What follows belongs to an exercise in optimizing a design on an open flow for small area, a short achievable clock period and few clock cycles; a production flow would make more cautious choices.
Function was checked by simulation only, so behaviour that the tests miss may differ from the original.

## design/flow/design.v

```verilog
`timescale 1ns / 1ps
module BMU( HD1, HD2, HD3, HD4, HD5, HD6, HD7, HD8, HD9, HD10, HD11, HD12, HD13, HD14, HD15, HD16, Rx, len, clock, reset
    );
output  [1:0] HD1;
output  [1:0] HD2;
output  [1:0] HD3;
output  [1:0] HD4;
output  [1:0] HD5;
output  [1:0] HD6;
output  [1:0] HD7;
output  [1:0] HD8;
output  [1:0] HD9;
output  [1:0] HD10;
output  [1:0] HD11;
output  [1:0] HD12;
output  [1:0] HD13;
output  [1:0] HD14;
output  [1:0] HD15;
output  [1:0] HD16;
input [1:0] Rx;
input len;
input reset;
input clock;
   reg [1:0] 	 HD1;
   reg [1:0] 	 HD2;
   reg [1:0] 	 HD3;
   reg [1:0] 	 HD4;
   reg [1:0] 	 HD5;
   reg [1:0] 	 HD6;
   reg [1:0] 	 HD7;
   reg [1:0] 	 HD8;
   reg [1:0] 	 HD9;
   reg [1:0] 	 HD10;
   reg [1:0] 	 HD11;
   reg [1:0] 	 HD12;
   reg [1:0] 	 HD13;
   reg [1:0] 	 HD14;
   reg [1:0] 	 HD15;
   reg [1:0] 	 HD16; 
always@(posedge clock or posedge reset)
begin
if(reset)
begin
HD1<=0; HD9<=0;
HD2<=0; HD10<=0;
HD3<=0; HD11<=0;
HD4<=0; HD12<=0;
HD5<=0; HD13<=0;
HD6<=0; HD14<=0;
HD7<=0; HD15<=0;
HD8<=0; HD16<=0;
end
else if(len)
begin
case(Rx)
					2'b00: begin
                         HD1 <=2'b00; HD2 <=2'b10; HD3 <=2'b01; HD4 <=2'b01;
                         HD5 <=2'b10; HD6 <=2'b00; HD7 <=2'b01; HD8 <=2'b01;
                         HD9 <=2'b10; HD10<=2'b00; HD11<=2'b01; HD12<=2'b01;
                         HD13<=2'b00; HD14<=2'b10; HD15<=2'b01; HD16<=2'b01;
                      end
               2'b01: begin
                         HD1 <=2'b01; HD2 <=2'b01; HD3 <=2'b00; HD4 <=2'b10;
                         HD5 <=2'b01; HD6 <=2'b01; HD7 <=2'b10; HD8 <=2'b00;
                         HD9 <=2'b01; HD10<=2'b01; HD11<=2'b10; HD12<=2'b00;
                         HD13<=2'b01; HD14<=2'b01; HD15<=2'b00; HD16<=2'b10;
                      end
               2'b10: begin
                         HD1 <=2'b01; HD2 <=2'b01; HD3 <=2'b10; HD4 <=2'b00;
                         HD5 <=2'b01; HD6 <=2'b01; HD7 <=2'b00; HD8 <=2'b10;
                         HD9 <=2'b01; HD10<=2'b01; HD11<=2'b00; HD12<=2'b10;
                         HD13<=2'b01; HD14<=2'b01; HD15<=2'b10; HD16<=2'b00;
                      end
               2'b11: begin
                         HD1 <=2'b10; HD2 <=2'b00; HD3 <=2'b01; HD4 <=2'b01;
                         HD5 <=2'b00; HD6 <=2'b10; HD7 <=2'b01; HD8 <=2'b01;
                         HD9 <=2'b00; HD10<=2'b10; HD11<=2'b01; HD12<=2'b01;
                         HD13<=2'b10; HD14<=2'b00; HD15<=2'b01; HD16<=2'b01;
                      end
          endcase 
end
end
endmodule
`timescale 1ns / 1ps
module Add_Compare(acs_pm_survivor, acs_label, acs_pm_ina, HD_ina, acs_pm_inb, HD_inb, norm, aen, clock, reset
    );
output [3:0] acs_pm_survivor;
output acs_label;
input [3:0] acs_pm_ina;
input [3:0] acs_pm_inb;
input [1:0] HD_ina;
input [1:0] HD_inb;
input [3:0] norm;
input aen;
input clock;
input reset;
reg [3:0] acs_pm_survivor;
reg  acs_label; 
reg [3:0] suma;
reg [3:0] sumb;
wire [4:0] adda = (acs_pm_ina - norm) + HD_ina;
wire [4:0] addb = (acs_pm_inb - norm) + HD_inb;
always@(posedge clock or posedge reset)
begin
if(reset)
suma<=0;
else
begin
if(aen && adda[4])
suma<=4'b1111;
else if(aen)
suma<=adda[3:0];
end
end
always@(posedge clock or posedge reset)
begin
if(reset)
sumb<=0;
else if(aen && addb[4])
sumb<=4'b1111;
else if(aen)
sumb<=addb[3:0];
end
always@(suma or sumb)
begin
if(suma<=sumb)
begin
acs_pm_survivor=suma;
acs_label=1'b0;
end
else
begin
acs_pm_survivor=sumb;
acs_label=1'b1;
end
end
endmodule
`timescale 1ns / 1ps
module ACSU(acs0_pm_out, acs1_pm_out, acs2_pm_out, acs3_pm_out, 
                 acs4_pm_out, acs5_pm_out, acs6_pm_out, acs7_pm_out,
                 acs0_label,  acs1_label,  acs2_label,  acs3_label, 
                 acs4_label,  acs5_label,  acs6_label,  acs7_label,
                 acs0_pm_ina,  acs0_pm_inb, HD0_ina, HD0_inb,
                 acs1_pm_ina,  acs1_pm_inb, HD1_ina, HD1_inb,
                 acs2_pm_ina,  acs2_pm_inb, HD2_ina, HD2_inb,
                 acs3_pm_ina,  acs3_pm_inb, HD3_ina, HD3_inb,
                 acs4_pm_ina,  acs4_pm_inb, HD4_ina, HD4_inb,
                 acs5_pm_ina,  acs5_pm_inb, HD5_ina, HD5_inb,
                 acs6_pm_ina,  acs6_pm_inb, HD6_ina, HD6_inb,
                 acs7_pm_ina,  acs7_pm_inb, HD7_ina, HD7_inb,
                 norm, aen, clock, reset
                );
   output [3:0] acs0_pm_out;
   output [3:0] acs1_pm_out;
   output [3:0] acs2_pm_out;
   output [3:0] acs3_pm_out;
   output [3:0] acs4_pm_out;
   output [3:0] acs5_pm_out;
   output [3:0] acs6_pm_out;
   output [3:0] acs7_pm_out;
   output  acs0_label;
   output  acs1_label;
   output  acs2_label;
   output  acs3_label;
   output  acs4_label;
   output  acs5_label;
   output  acs6_label;
   output  acs7_label;
   input [3:0]  acs0_pm_ina;
   input [3:0]  acs1_pm_ina;
   input [3:0]  acs2_pm_ina;
   input [3:0]  acs3_pm_ina;
   input [3:0]  acs4_pm_ina;
   input [3:0]  acs5_pm_ina;
   input [3:0]  acs6_pm_ina;
   input [3:0]  acs7_pm_ina;
   input [3:0]  acs0_pm_inb;
   input [3:0]  acs1_pm_inb;
   input [3:0]  acs2_pm_inb;
   input [3:0]  acs3_pm_inb;
   input [3:0]  acs4_pm_inb;
   input [3:0]  acs5_pm_inb;
   input [3:0]  acs6_pm_inb;
   input [3:0]  acs7_pm_inb;
   input [1:0] 	   HD0_ina;
   input [1:0] 	   HD1_ina;
   input [1:0] 	   HD2_ina;
   input [1:0] 	   HD3_ina;
   input [1:0] 	   HD4_ina;
   input [1:0] 	   HD5_ina;
   input [1:0] 	   HD6_ina;
   input [1:0] 	   HD7_ina;
   input [1:0] 	   HD0_inb;
   input [1:0] 	   HD1_inb;
   input [1:0] 	   HD2_inb;
   input [1:0] 	   HD3_inb;
   input [1:0] 	   HD4_inb;
   input [1:0] 	   HD5_inb;
   input [1:0] 	   HD6_inb;
   input [1:0] 	   HD7_inb;   
   input [3:0] norm;
   input aen;
   input clock;
   input reset;
Add_Compare DUT0 (.acs_pm_survivor(acs0_pm_out), 
               .acs_label(acs0_label),
               .acs_pm_ina(acs0_pm_ina), 
               .HD_ina(HD0_ina), 
               .acs_pm_inb(acs0_pm_inb), 
               .HD_inb(HD0_inb),
               .norm(norm),
               .aen(aen),
               .clock(clock),
               .reset(reset)
              );
Add_Compare DUT1 (.acs_pm_survivor(acs1_pm_out),
               .acs_label(acs1_label), 
               .acs_pm_ina(acs1_pm_ina), 
               .HD_ina(HD1_ina), 
               .acs_pm_inb(acs1_pm_inb), 
               .HD_inb(HD1_inb),
               .norm(norm),
               .aen(aen),
               .clock(clock),
               .reset(reset)
              );
Add_Compare DUT2 (.acs_pm_survivor(acs2_pm_out), 
               .acs_label(acs2_label),
               .acs_pm_ina(acs2_pm_ina), 
               .HD_ina(HD2_ina),
               .acs_pm_inb(acs2_pm_inb), 
               .HD_inb(HD2_inb),
               .norm(norm),
               .aen(aen),
               .clock(clock),
               .reset(reset)
              );
Add_Compare DUT3 (.acs_pm_survivor(acs3_pm_out), 
               .acs_label(acs3_label),
               .acs_pm_ina(acs3_pm_ina), 
               .HD_ina(HD3_ina),
               .acs_pm_inb(acs3_pm_inb), 
               .HD_inb(HD3_inb),
               .norm(norm),
               .aen(aen),
               .clock(clock),
               .reset(reset)
              );
Add_Compare DUT4 (.acs_pm_survivor(acs4_pm_out), 
               .acs_label(acs4_label),
               .acs_pm_ina(acs4_pm_ina), 
               .HD_ina(HD4_ina),
               .acs_pm_inb(acs4_pm_inb), 
               .HD_inb(HD4_inb),
               .norm(norm),
               .aen(aen),
               .clock(clock),
               .reset(reset)
              );
Add_Compare DUT5 (.acs_pm_survivor(acs5_pm_out), 
               .acs_label(acs5_label),
               .acs_pm_ina(acs5_pm_ina), 
               .HD_ina(HD5_ina),
               .acs_pm_inb(acs5_pm_inb), 
               .HD_inb(HD5_inb),               
               .norm(norm),
               .aen(aen),
               .clock(clock),
               .reset(reset)
               );
Add_Compare DUT6 (.acs_pm_survivor(acs6_pm_out), 
               .acs_label(acs6_label),
               .acs_pm_ina(acs6_pm_ina), 
               .HD_ina(HD6_ina),
               .acs_pm_inb(acs6_pm_inb), 
               .HD_inb(HD6_inb),
               .norm(norm),
               .aen(aen),
               .clock(clock),
               .reset(reset)
              );
Add_Compare DUT7 (.acs_pm_survivor(acs7_pm_out), 
               .acs_label(acs7_label),
               .acs_pm_ina(acs7_pm_ina), 
               .HD_ina(HD7_ina),
               .acs_pm_inb(acs7_pm_inb), 
               .HD_inb(HD7_inb),
               .norm(norm),
               .aen(aen),
               .clock(clock),
               .reset(reset)
              );
endmodule 
`timescale 1ns / 1ps
module Decision( bstate, flag_metric, in0, in1, in2, in3, in4 ,in5, in6, in7);
output [2:0] bstate;
output [3:0] flag_metric;
input [3:0] in0;
input [3:0] in1;
input [3:0] in2;
input [3:0] in3;
input [3:0] in4;
input [3:0] in5;
input [3:0] in6;
input [3:0] in7;
reg [2:0] bstate;
reg [3:0] min01;
reg [3:0] min23;
reg [3:0] min45;
reg [3:0] min67;
reg [3:0] min0123;
reg [3:0] min4567;
reg [3:0] flag_metric; 
always@(*)
begin
if(in0<=in1)
min01=in0;
else
min01=in1;
if(in2<=in3)
min23=in2;
else
min23=in3;
if(in4<=in5)
min45=in4;
else
min45=in5;
if(in6<=in7)
min67=in6;
else
min67=in7;
if(min01<=min23)
min0123=min01;
else
min0123=min23;
if(min45<=min67)
min4567=min45;
else
min4567=min67;
if(min0123<=min4567)
flag_metric=min0123;
else
flag_metric=min4567;
end
always@(*)
begin
bstate=3'b000;
if(flag_metric==in0)
bstate=3'b000;
if(flag_metric==in1)
bstate=3'b001;
if(flag_metric==in2)
bstate=3'b010;
if(flag_metric==in3)
bstate=3'b011;
if(flag_metric==in4)
bstate=3'b100;
if(flag_metric==in5)
bstate=3'b101;
if(flag_metric==in6)
bstate=3'b110;
if(flag_metric==in7)
bstate=3'b111;
end
endmodule
module controlpath (Dx,  oen,  len, aen, 
                     A0_out, A1_out, A2_out, A3_out, A4_out, A5_out, A6_out, A7_out,
                     A0_in,  A1_in,  A2_in,  A3_in,  A4_in,  A5_in,  A6_in,  A7_in,
                     acs0_label,  acs1_label,  acs2_label,  acs3_label,  acs4_label,  acs5_label,  acs6_label,  acs7_label,
                     min_metric, seqrdy, reset, clock 
                    );
   output  Dx;
   output [3:0] min_metric;
   output           oen;
   output           len;
   output          aen;
   output [3:0] A0_out;
   output [3:0] A1_out;
   output [3:0] A2_out;
   output [3:0] A3_out;
   output [3:0] A4_out;
   output [3:0] A5_out;
   output [3:0] A6_out;
   output [3:0] A7_out;
   input [3:0] A0_in;
   input [3:0] A1_in;
   input [3:0] A2_in;
   input [3:0] A3_in;
   input [3:0] A4_in;
   input [3:0] A5_in;
   input [3:0] A6_in;
   input [3:0] A7_in;
   input   acs0_label;
   input   acs1_label;
   input   acs2_label;
   input   acs3_label;
   input   acs4_label;
   input   acs5_label;
   input   acs6_label;
   input   acs7_label;
   input 	  seqrdy;
   input 	  reset;
   input 	  clock;
   reg [14:0]   P0;
   reg [14:0]   P1;
   reg [14:0]   P2;
   reg [14:0]   P3;
   reg [14:0]   P4;
   reg [14:0]   P5;
   reg [14:0]   P6;
   reg [14:0]   P7;
   reg [3:0]   A0;
   reg [3:0]   A1;
   reg [3:0]   A2;
   reg [3:0]   A3;
   reg [3:0]   A4;
   reg [3:0]   A5;
   reg [3:0]   A6;
   reg [3:0]   A7;
   reg [3:0] 	  write_ptr;
   reg [3:0] 	  trace_ptr;
   reg [2:0] 	  tb_reg;
   reg 		   len;
   reg 		  aen;
   reg 		  wen;
   reg 		  ten;
   reg 		   oen;
   parameter [6:0] 
                   RESET           =7'b0000001,
                   calc_HD         =7'b0000010,
                   add_HD          =7'b0000100,
                   write_state     =7'b0001000,
                   beststate       =7'b0010000,
                   traceback       =7'b0100000,
						 output_DX       =7'b1000000;
   reg [6:0] next_state;
   wire [2:0] min_state;
   Decision UUT_TB (.bstate(min_state), .flag_metric(min_metric),
                         .in0(A0_out), .in1(A1_out), .in2(A2_out), .in3(A3_out), 
                         .in4(A4_out), .in5(A5_out), .in6(A6_out), .in7(A7_out));
   assign Dx = ( oen) ? tb_reg[0] : 1'b0;
   assign A0_out = (write_ptr>0) ? A0_in:A0;
   assign A1_out = (write_ptr>0) ? A1_in:A1;
   assign A2_out = (write_ptr>0) ? A2_in:A2;
   assign A3_out = (write_ptr>0) ? A3_in:A3;
   assign A4_out = (write_ptr>0) ? A4_in:A4;
   assign A5_out = (write_ptr>0) ? A5_in:A5;
   assign A6_out = (write_ptr>0) ? A6_in:A6;
   assign A7_out = (write_ptr>0) ? A7_in:A7;
   always @(posedge clock or posedge reset)
     begin
	if (reset)
	  begin
	     P0 <=0; P1 <=0; P2 <=0; P3 <=0; P4 <=0; P5 <=0; P6 <=0; P7 <=0;
	  end
	else
	  begin
             if (wen && write_ptr>0)
               begin
                  P0   <={acs0_label, P0[14:1]};									 
                  P1   <={acs1_label, P1[14:1]};									 
                  P2   <={acs2_label, P2[14:1]};
                  P3   <={acs3_label, P3[14:1]};
                  P4   <={acs4_label, P4[14:1]};
                  P5   <={acs5_label, P5[14:1]};
                  P6   <={acs6_label, P6[14:1]};
                  P7   <={acs7_label, P7[14:1]};		  
               end	  
      end
	  end
   always @(posedge clock or posedge reset)
     begin
	if (reset)
	  begin
	     A0 <=0;       A1 <=4'b1111; A2 <=4'b1111; A3 <=4'b1111; 
             A4 <=4'b1111; A5 <=4'b1111; A6 <=4'b1111; A7 <=4'b1111;
	  end
	else
	  begin
             if (wen)
               begin
                  A0 <=A0_in; A1 <=A1_in; A2 <=A2_in; A3 <=A3_in; 
                  A4 <=A4_in; A5 <=A5_in; A6 <=A6_in; A7 <=A7_in;
               end
	  end
     end
   always @(posedge clock or posedge reset)
     begin
	if (reset)
	  tb_reg <=0;
	else
	  begin
	     if (next_state==write_state)
	        tb_reg <=min_state;
	     else if (ten)
               begin
                  case (tb_reg)
                    3'b000 : tb_reg <={P0[trace_ptr],tb_reg[2:1]};
                    3'b001 : tb_reg <={P1[trace_ptr],tb_reg[2:1]};
                    3'b010 : tb_reg <={P2[trace_ptr],tb_reg[2:1]};
                    3'b011 : tb_reg <={P3[trace_ptr],tb_reg[2:1]};
                    3'b100 : tb_reg <={P4[trace_ptr],tb_reg[2:1]};
                    3'b101 : tb_reg <={P5[trace_ptr],tb_reg[2:1]};
                    3'b110 : tb_reg <={P6[trace_ptr],tb_reg[2:1]};
                    3'b111 : tb_reg <={P7[trace_ptr],tb_reg[2:1]};
                  endcase
	       end
	  end
     end
   always @ (posedge clock or posedge reset)
     begin
        if (reset)
          begin
              len <=0; aen <=0; wen <=0; ten <=0;  oen <=0;
	     write_ptr    <=0;
	     trace_ptr    <=0;
             next_state   <= RESET;
          end
        else
          begin
             case(next_state)
               RESET:      begin
		             if (seqrdy)
			       begin
                                   len <=0; aen <=0; wen <=0; ten <=0;  oen <=0;
                                  next_state <=calc_HD;
			       end
		             else
			       next_state <=RESET;
                           end  
               calc_HD:    begin
                               len <=1; aen <=0; wen <=0; ten <=0;  oen <=0;
                              next_state   <= add_HD;
                           end 
               add_HD:        begin
                             if (seqrdy)
                               begin
                               len <=0; aen <=1; wen <=0; ten <=0;  oen <=0;
                              next_state   <= write_state;
                               end
                             else
                              next_state   <= add_HD;
                           end 
               write_state: begin
                                 if (write_ptr < 14)
                                   begin
                                       len <=0; aen <=0; wen <=1; ten <=0;  oen <=0;
				      write_ptr <=write_ptr+1;
                                      next_state   <= calc_HD;
                                   end
                                else if (write_ptr == 14)
                                   begin
				       len <=0; aen <=0; wen <=1; ten <=0;  oen <=0;
				      write_ptr <=write_ptr+1;
                                      next_state   <= beststate;
			           end
                              end  
               beststate:    begin
                                  len <=0; aen <=0; wen <=0; ten <=0;  oen <=0;
		                 ;
		                 write_ptr    <=14;
		  		 trace_ptr    <=14;
                                 next_state   <= traceback;
                              end 
               traceback:     begin
                                 if (trace_ptr >1)
                                   begin
                                       len <=0; aen <=0; wen <=0; ten <=1;  oen <=0;
		                      trace_ptr    <=trace_ptr-1; 
                                      next_state   <= traceback;
                                   end	    
                                 else if (trace_ptr == 1) 
                                   begin
                                       len <=0; aen <=0; wen <=0; ten <=0;  oen <=0;
                                      next_state   <= output_DX;
	                           end
                              end 
               output_DX:     begin
                                       len <=0; aen <=0; wen <=0; ten <=0;  oen <=1;
                                      next_state   <= calc_HD;
                end 
	    endcase 
	 end 
   end 
endmodule
`timescale 1ns / 1ps
module Viterbi(Dx, Rx, oen, rxrdy, clock, seqrdy,reset
    );
output Dx;
output oen;
output rxrdy;
input [1:0] Rx;
input seqrdy;
input reset;
input clock;
wire[3:0] A0_out;
wire[3:0] A1_out;
wire[3:0] A2_out;
wire[3:0] A3_out;
wire[3:0] A4_out;
wire[3:0] A5_out;
wire[3:0] A6_out;
wire[3:0] A7_out;
 wire [3:0] acs0_pm_out;
 wire [3:0] acs1_pm_out;
 wire [3:0] acs2_pm_out;
 wire [3:0] acs3_pm_out;
 wire [3:0] acs4_pm_out;
 wire [3:0] acs5_pm_out;   
 wire [3:0] acs6_pm_out;   
 wire [3:0] acs7_pm_out;
wire acs0_label;
wire acs1_label;
wire acs2_label;
wire acs3_label;
wire acs4_label;
wire acs5_label;
wire acs6_label;
wire acs7_label;
wire len;
wire aen;
wire [3:0] min_metric;
assign rxrdy = len;
wire [1:0] HD1;	wire [1:0] HD9;
wire [1:0] HD2;	wire [1:0] HD10;
wire [1:0] HD3;   wire [1:0] HD11;
wire [1:0] HD4;	wire [1:0] HD12;
wire [1:0] HD5;	wire [1:0] HD13;
wire [1:0] HD6;	wire [1:0] HD14;
wire [1:0] HD7;	wire [1:0] HD15;
wire [1:0] HD8;	wire [1:0] HD16;
BMU U1(.HD1(HD1), .HD2(HD2), .HD3(HD3), .HD4(HD4), .HD5(HD5), .HD6(HD6), .HD7(HD7), .HD8(HD8), .HD9(HD9), .HD10(HD10), .HD11(HD11), .HD12(HD12), .HD13(HD13), .HD14(HD14), .HD15(HD15), .HD16(HD16), .Rx(Rx), .len(len & seqrdy), .clock(clock), .reset(reset)
);
ACSU U2(.acs0_pm_out(acs0_pm_out), .acs1_pm_out(acs1_pm_out), 
              .acs2_pm_out(acs2_pm_out), .acs3_pm_out(acs3_pm_out), 
              .acs4_pm_out(acs4_pm_out), .acs5_pm_out(acs5_pm_out), 
              .acs6_pm_out(acs6_pm_out), .acs7_pm_out(acs7_pm_out),
              .acs0_label(acs0_label),   .acs1_label(acs1_label), 
              .acs2_label(acs2_label),   .acs3_label(acs3_label), 
              .acs4_label(acs4_label),   .acs5_label(acs5_label), 
              .acs6_label(acs6_label),   .acs7_label(acs7_label),
              .acs0_pm_ina(A0_out),  .acs0_pm_inb(A4_out), .HD0_ina(HD1), .HD0_inb(HD9),
              .acs1_pm_ina(A0_out),  .acs1_pm_inb(A4_out), .HD1_ina(HD2), .HD1_inb(HD10),
              .acs2_pm_ina(A1_out),  .acs2_pm_inb(A5_out), .HD2_ina(HD3), .HD2_inb(HD11),
              .acs3_pm_ina(A1_out),  .acs3_pm_inb(A5_out), .HD3_ina(HD4), .HD3_inb(HD12),
              .acs4_pm_ina(A2_out),  .acs4_pm_inb(A6_out), .HD4_ina(HD5), .HD4_inb(HD13),
              .acs5_pm_ina(A2_out),  .acs5_pm_inb(A6_out), .HD5_ina(HD6), .HD5_inb(HD14),
              .acs6_pm_ina(A3_out),  .acs6_pm_inb(A7_out), .HD6_ina(HD7), .HD6_inb(HD15),
              .acs7_pm_ina(A3_out),  .acs7_pm_inb(A7_out), .HD7_ina(HD8), .HD7_inb(HD16),
	      .norm(min_metric), .aen(aen), .reset(reset), .clock(clock)
              );
				 controlpath U3(.Dx(Dx), .oen(oen), .len(len), .aen(aen), 
                 .A0_out(A0_out), .A1_out(A1_out), .A2_out(A2_out), .A3_out(A3_out), 
                 .A4_out(A4_out), .A5_out(A5_out), .A6_out(A6_out), .A7_out(A7_out),
                 .A0_in(acs0_pm_out), .A1_in(acs1_pm_out), .A2_in(acs2_pm_out), .A3_in(acs3_pm_out),  
                 .A4_in(acs4_pm_out), .A5_in(acs5_pm_out), .A6_in(acs6_pm_out), .A7_in(acs7_pm_out),
                 .acs0_label(acs0_label), .acs1_label(acs1_label), .acs2_label(acs2_label), .acs3_label(acs3_label), 
                 .acs4_label(acs4_label), .acs5_label(acs5_label), .acs6_label(acs6_label), .acs7_label(acs7_label),
                 .min_metric(min_metric), .seqrdy(seqrdy), .reset(reset), .clock(clock)
                );
endmodule
```

## design/flow/run.sh

```bash
#!/bin/bash
# synth_recipe.tcl (not shown) runs the flow's synth.tcl, then flattens the netlist and writes it again
# the make line also repeats each setting of config.mk as NAME=value (left out here)
make -C /OpenROAD-flow-scripts/flow DESIGN_CONFIG=/design/flow/config.mk WORK_HOME=/design/flow/orfs CLKGATE_MAP_FILE= SYNTH_SCRIPT=/design/flow/synth_recipe.tcl finish
```

## design/flow/config.mk

```make
export PLATFORM = sky130hd
export DESIGN_NAME = Viterbi
export DESIGN_NICKNAME = Viterbi
export VERILOG_FILES = /design/flow/design.v
export SDC_FILE = /design/flow/constraint.sdc
export NUM_CORES = 4
export LEC_CHECK = 0
export CAP_MARGIN = 20
export CORE_MARGIN = 2
export CORE_UTILIZATION = 40
export SLEW_MARGIN = 20
```

## design/flow/constraint.sdc

```tcl
create_clock -name core_clock -period 8.0 [get_ports {clock}]
set_input_delay 1.6000 -clock core_clock [delete_from_list [all_inputs] [get_ports {clock}]]
set_output_delay 1.6000 -clock core_clock [all_outputs]
set_load 0.01 [all_outputs]
```

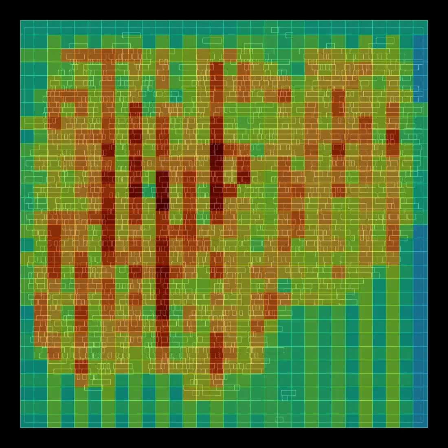
Fig. 1. Routing congestion map.
routing layer with the top usage in global route: met2
Routed WL per cell: 18.5 um
met2 track demand over resource: 33.8%

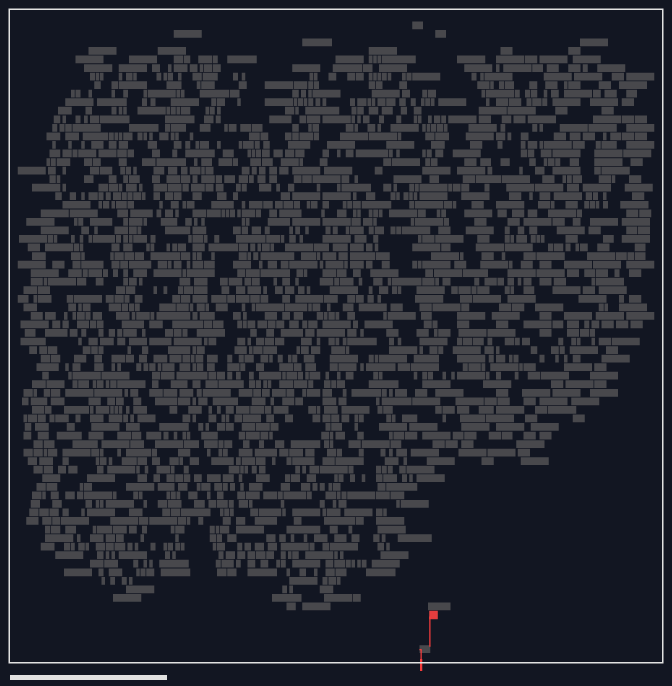
Fig. 2. Nets reached from selected ports.
The bar under the picture is 50 um long.
`reset` -> red  # bits 1, direction input, edge bottom, end cells 1, buffers 1, wire 13.6 um

==> run summary <==
- The flow ran to the end and the layout has no timing, DRC or antenna violations.
- In the synthesized netlist the dominant register cell turns out to be sky130_fd_sc_hd__dfrtp_1.
- The clock latency at the later pin of the worst-skew pair is 0.58 ns.
- The final number of max-transition violations is 0.
- The area of all placed cells without fillers is 19,700 um^2.
- Counting instances, the worst hold path has a depth of 2.
- At the end of the flow the core is filled with cells to between 40% and 50%.
- Among cell families on the critical path, the largest total delay comes from adder cells.
- The met1 track utilization from global routing is 26.0%.
- The capturing element type of the critical path is a flip-flop.
- The non-clock inverter total of the final layout is between 100 and 150.
- The fraction of registers with async set or reset after synthesis is 100%.
- The floorplan step set the die width to a little over 200 um.
- The average instance in the mapped netlist occupies 9.68 um^2.
- The proportion of cell area occupied by multi-input gates is 51.8%.
- The critical path ends at U2.DUT7.sumb[3].
- The leading cell category by total area is multi-input combinational cells.
- The number of endpoints with negative hold slack in the final report was 0.
- 8 I/O pins were placed.
- The number of gates resized after CTS is 19.
- The detailed-routing wirelength on met1 is around 19,000 um.
- There are between 200 and 250 flip-flops and latches.
- Multi-input combinational cells in the finished layout were counted as around 1,300.
- The library cell with the largest summed area after synthesis is sky130_fd_sc_hd__dfrtp_1.
- The sequential share of cell area is about a third.
- The total negative slack for setup checks is 0 ns.
- The mux cell area share after synthesis is 13.9%.
- The type of element launching the critical path is a flip-flop.
- The number of antenna violations at the first check in global routing is 0.
- The clock tree from TritonCTS is done.
- Summing the areas of all compound-gate instances in the mapped netlist gives ~18% of the synthesized area.
- The number of CTS-inserted buffers is 28.
- By count the netlist is led by 216 x sky130_fd_sc_hd__dfrtp_1, 179 x sky130_fd_sc_hd__nor2_1, 154 x sky130_fd_sc_hd__a21oi_1.
- The number of cell instances on the worst register-to-register path is 39.
- Across the placement rows, the number of tap cells is ~530.
- The combined buffer and inverter count along the critical path is 8.
- The HPWL after detailed placement is a little over 30,000 um.
- The multi-input combinational cells in the finished layout cover a total of between 10,000 and 15,000 um^2.
- The first-pass iteration count of the detailed router is 6.
- Leaving out fill and tap cells, the most frequent cells in the layout are 214 x sky130_fd_sc_hd__dfrtp_1, 176 x sky130_fd_sc_hd__nor2_1, 132 x sky130_fd_sc_hd__mux2_2, 125 x sky130_fd_sc_hd__buf_4, 123 x sky130_fd_sc_hd__inv_1.
- The synthesized netlist contains 77 unique library cells.
- The leading cell type in the layout, fill and taps excluded is sky130_fd_sc_hd__dfrtp_1.
- In this run the standard cell core region covers ~41,000 um^2.
- Entering global routing, the biggest net connects 127 pins.
- The max-cap violation count is 0.
- The total clock sinks is between 200 and 250.
- The starting DRC count in detailed routing is 737.
- The largest clock skew in the final design is between 0.008 and 0.009 ns.
- The share of the Yosys chip area taken by registers is between 30% and 40%.
- The filler cells instantiated in the layout total 3,736.
- The area used by sequential logic in the layout is about 6000 um^2.
- The post-route DRC violation count is 0.
- The count of buffers from port buffering is 7.
- The most common cell in the synthesized netlist is sky130_fd_sc_hd__dfrtp_1.
- The critical path launch point is U2.DUT4.sumb[2].
- The period utilization is 97.7%.
- The first global-routing pass estimated approximately 70,000 um of wire.
- Yosys mapped a number of flops with a built-in enable equal to 0.
- The die covers about 43,000 um^2.
- The proportion of final cell area spent on non-clock buffers is 5.77%.
- Of the cells placed in the final design, the portion with a size suffix greater than 1 is a little over a quarter.
- Compared with the post-synthesis result, the final layout area differs by 18.7%.
- The source of the worst register-to-register timing path is U2.DUT4.sumb[2].
- For this design, the CTS-stage hold fixing added 0 buffers.
- The via density per instance is 5.55.
- The worst hold endpoint is U3.P1[12].
- The library cell appearing most often on the critical path is sky130_fd_sc_hd__inv_1.
- Timing analysis after detailed placement gives a worst setup slack of -0.171 ns.
- The clock-pin slew on the worst setup and hold paths is 0.06 ns.
- The data arrival time of the worst path is 8.24 ns.
- The met3 routing resource usage after global routing is 2.72%.
- The count of buffers not belonging to the clock network in the layout is 140.
- The number of clock-tree buffers in the layout is 40.
- Summed over all nets, wire length on met2 after detailed routing comes to between 20,000 and 25,000 um.
- The post-layout instance count excluding filler cells is ~2,400.
- CTS built an H-tree with a depth of 1.
- The final-report setup violation count is 0.
- Buffers added to address setup during post-CTS repair amount to 5.
- In this run the core area contains 74 standard-cell rows.
- The congestion estimate from routability-driven global placement came to ~1.
- The portion of synthesized cell area occupied by the leading cell type is 32.6%.
- The clock network takes up approximately 5.1% of total cell area after layout.
- After the last flow step, the layout net total stands at about 2,000.
- The longest individual stage delay on the worst path is ~0.5 ns.
- The number of global-route vias before repair came to 13,000.
- The critical path crosses 39 cells after its start point.
- The worst pin sits at a relative slew slack of about 31%.
- The number of buffers on the longest clock path is 3.
- The initial utilization of the core area, before any placement, comes to around two fifths.
- On the final layout, the worst hold slack is 0.476 ns.
- After synthesis, the largest family of logic cells by area is compound AO/OA/AOI/OAI gates.
- The capture instance of the worst register-to-register path is U2.DUT7.sumb[3].
- Among all stages on the critical path, the largest delay is contributed by sky130_fd_sc_hd__fa_1.
- The highest net fanout along the worst path is 4.
- The worst path in the final design needs a cycle of between 7 and 8 ns, including I/O delays and setup.
- Summing the areas of all fa, ha and maj instances in the mapped netlist gives 12.3% of the synthesized area.
- The chip height is ~210 um.
- The number of instances in the placed design is around 2,300.
- The critical setup path kind is reg -> reg.
- Setup slack on the critical path of the routed design comes to 0.184 ns.
- The startpoint identified for the worst hold timing path is U3.P1[12].
- The slew at the pin with the worst max-slew slack is 1.04 ns.
- The tightest min-delay check is of the reg -> reg type.
- The highest clock rate is 128 MHz.
- Data on the critical path is required at its endpoint by approximately 8.4 ns.
- The register bit count reported by yosys is between 200 and 250.
- Synthesis handed over a netlist of about 1,700 instances.
- Global routing consumed, over all layers together, about a fifth of the routing resources.
- The worst register-to-register path has a setup slack of ~0.18 ns.
- The number of antenna-violating nets in the routed design is 0.
Testbench counts, summed over its fixed seeds: cycles 59,024.
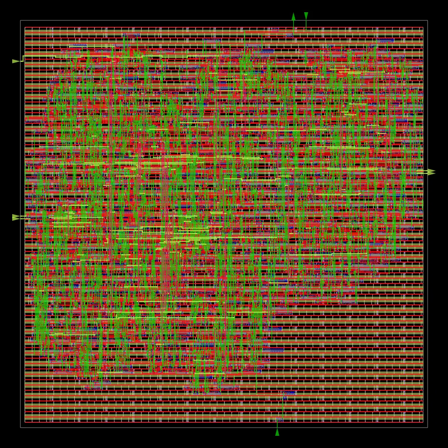
Fig. 3. The routed nets.
total detailed-routing wirelength: 43,500 um
wire length on met3: 1620 um

re-timing with driven ports:
The results above use ideal ports. As a check the final layout listed here was re-extracted and re-timed, cells and wires unchanged.
Step 1 sets driving cells, clkbuf_16 on the clock port and buf_2 on the other inputs (assumed; they add their load-dependent delay and slew).
Step 2 times the ports against the registers' clock, not the clock port: input delays grow and output delays shrink by t, the midpoint of the rising clock arrivals with the driver on.
Three values: no drivers, after step 1, after step 2; two values: the first two.
shift t [ns]: 0.631
slack for setup (ns): 0.184 / 0.184 / 0.184
hold slack, ns: 0.476 / 0.476 / 0.476
worst setup path at the end: register to register
After both steps this run still meets setup and hold. For this run, drivers alone change the setup slack by 0.000 ns; drivers and shift together by 0.000 ns.
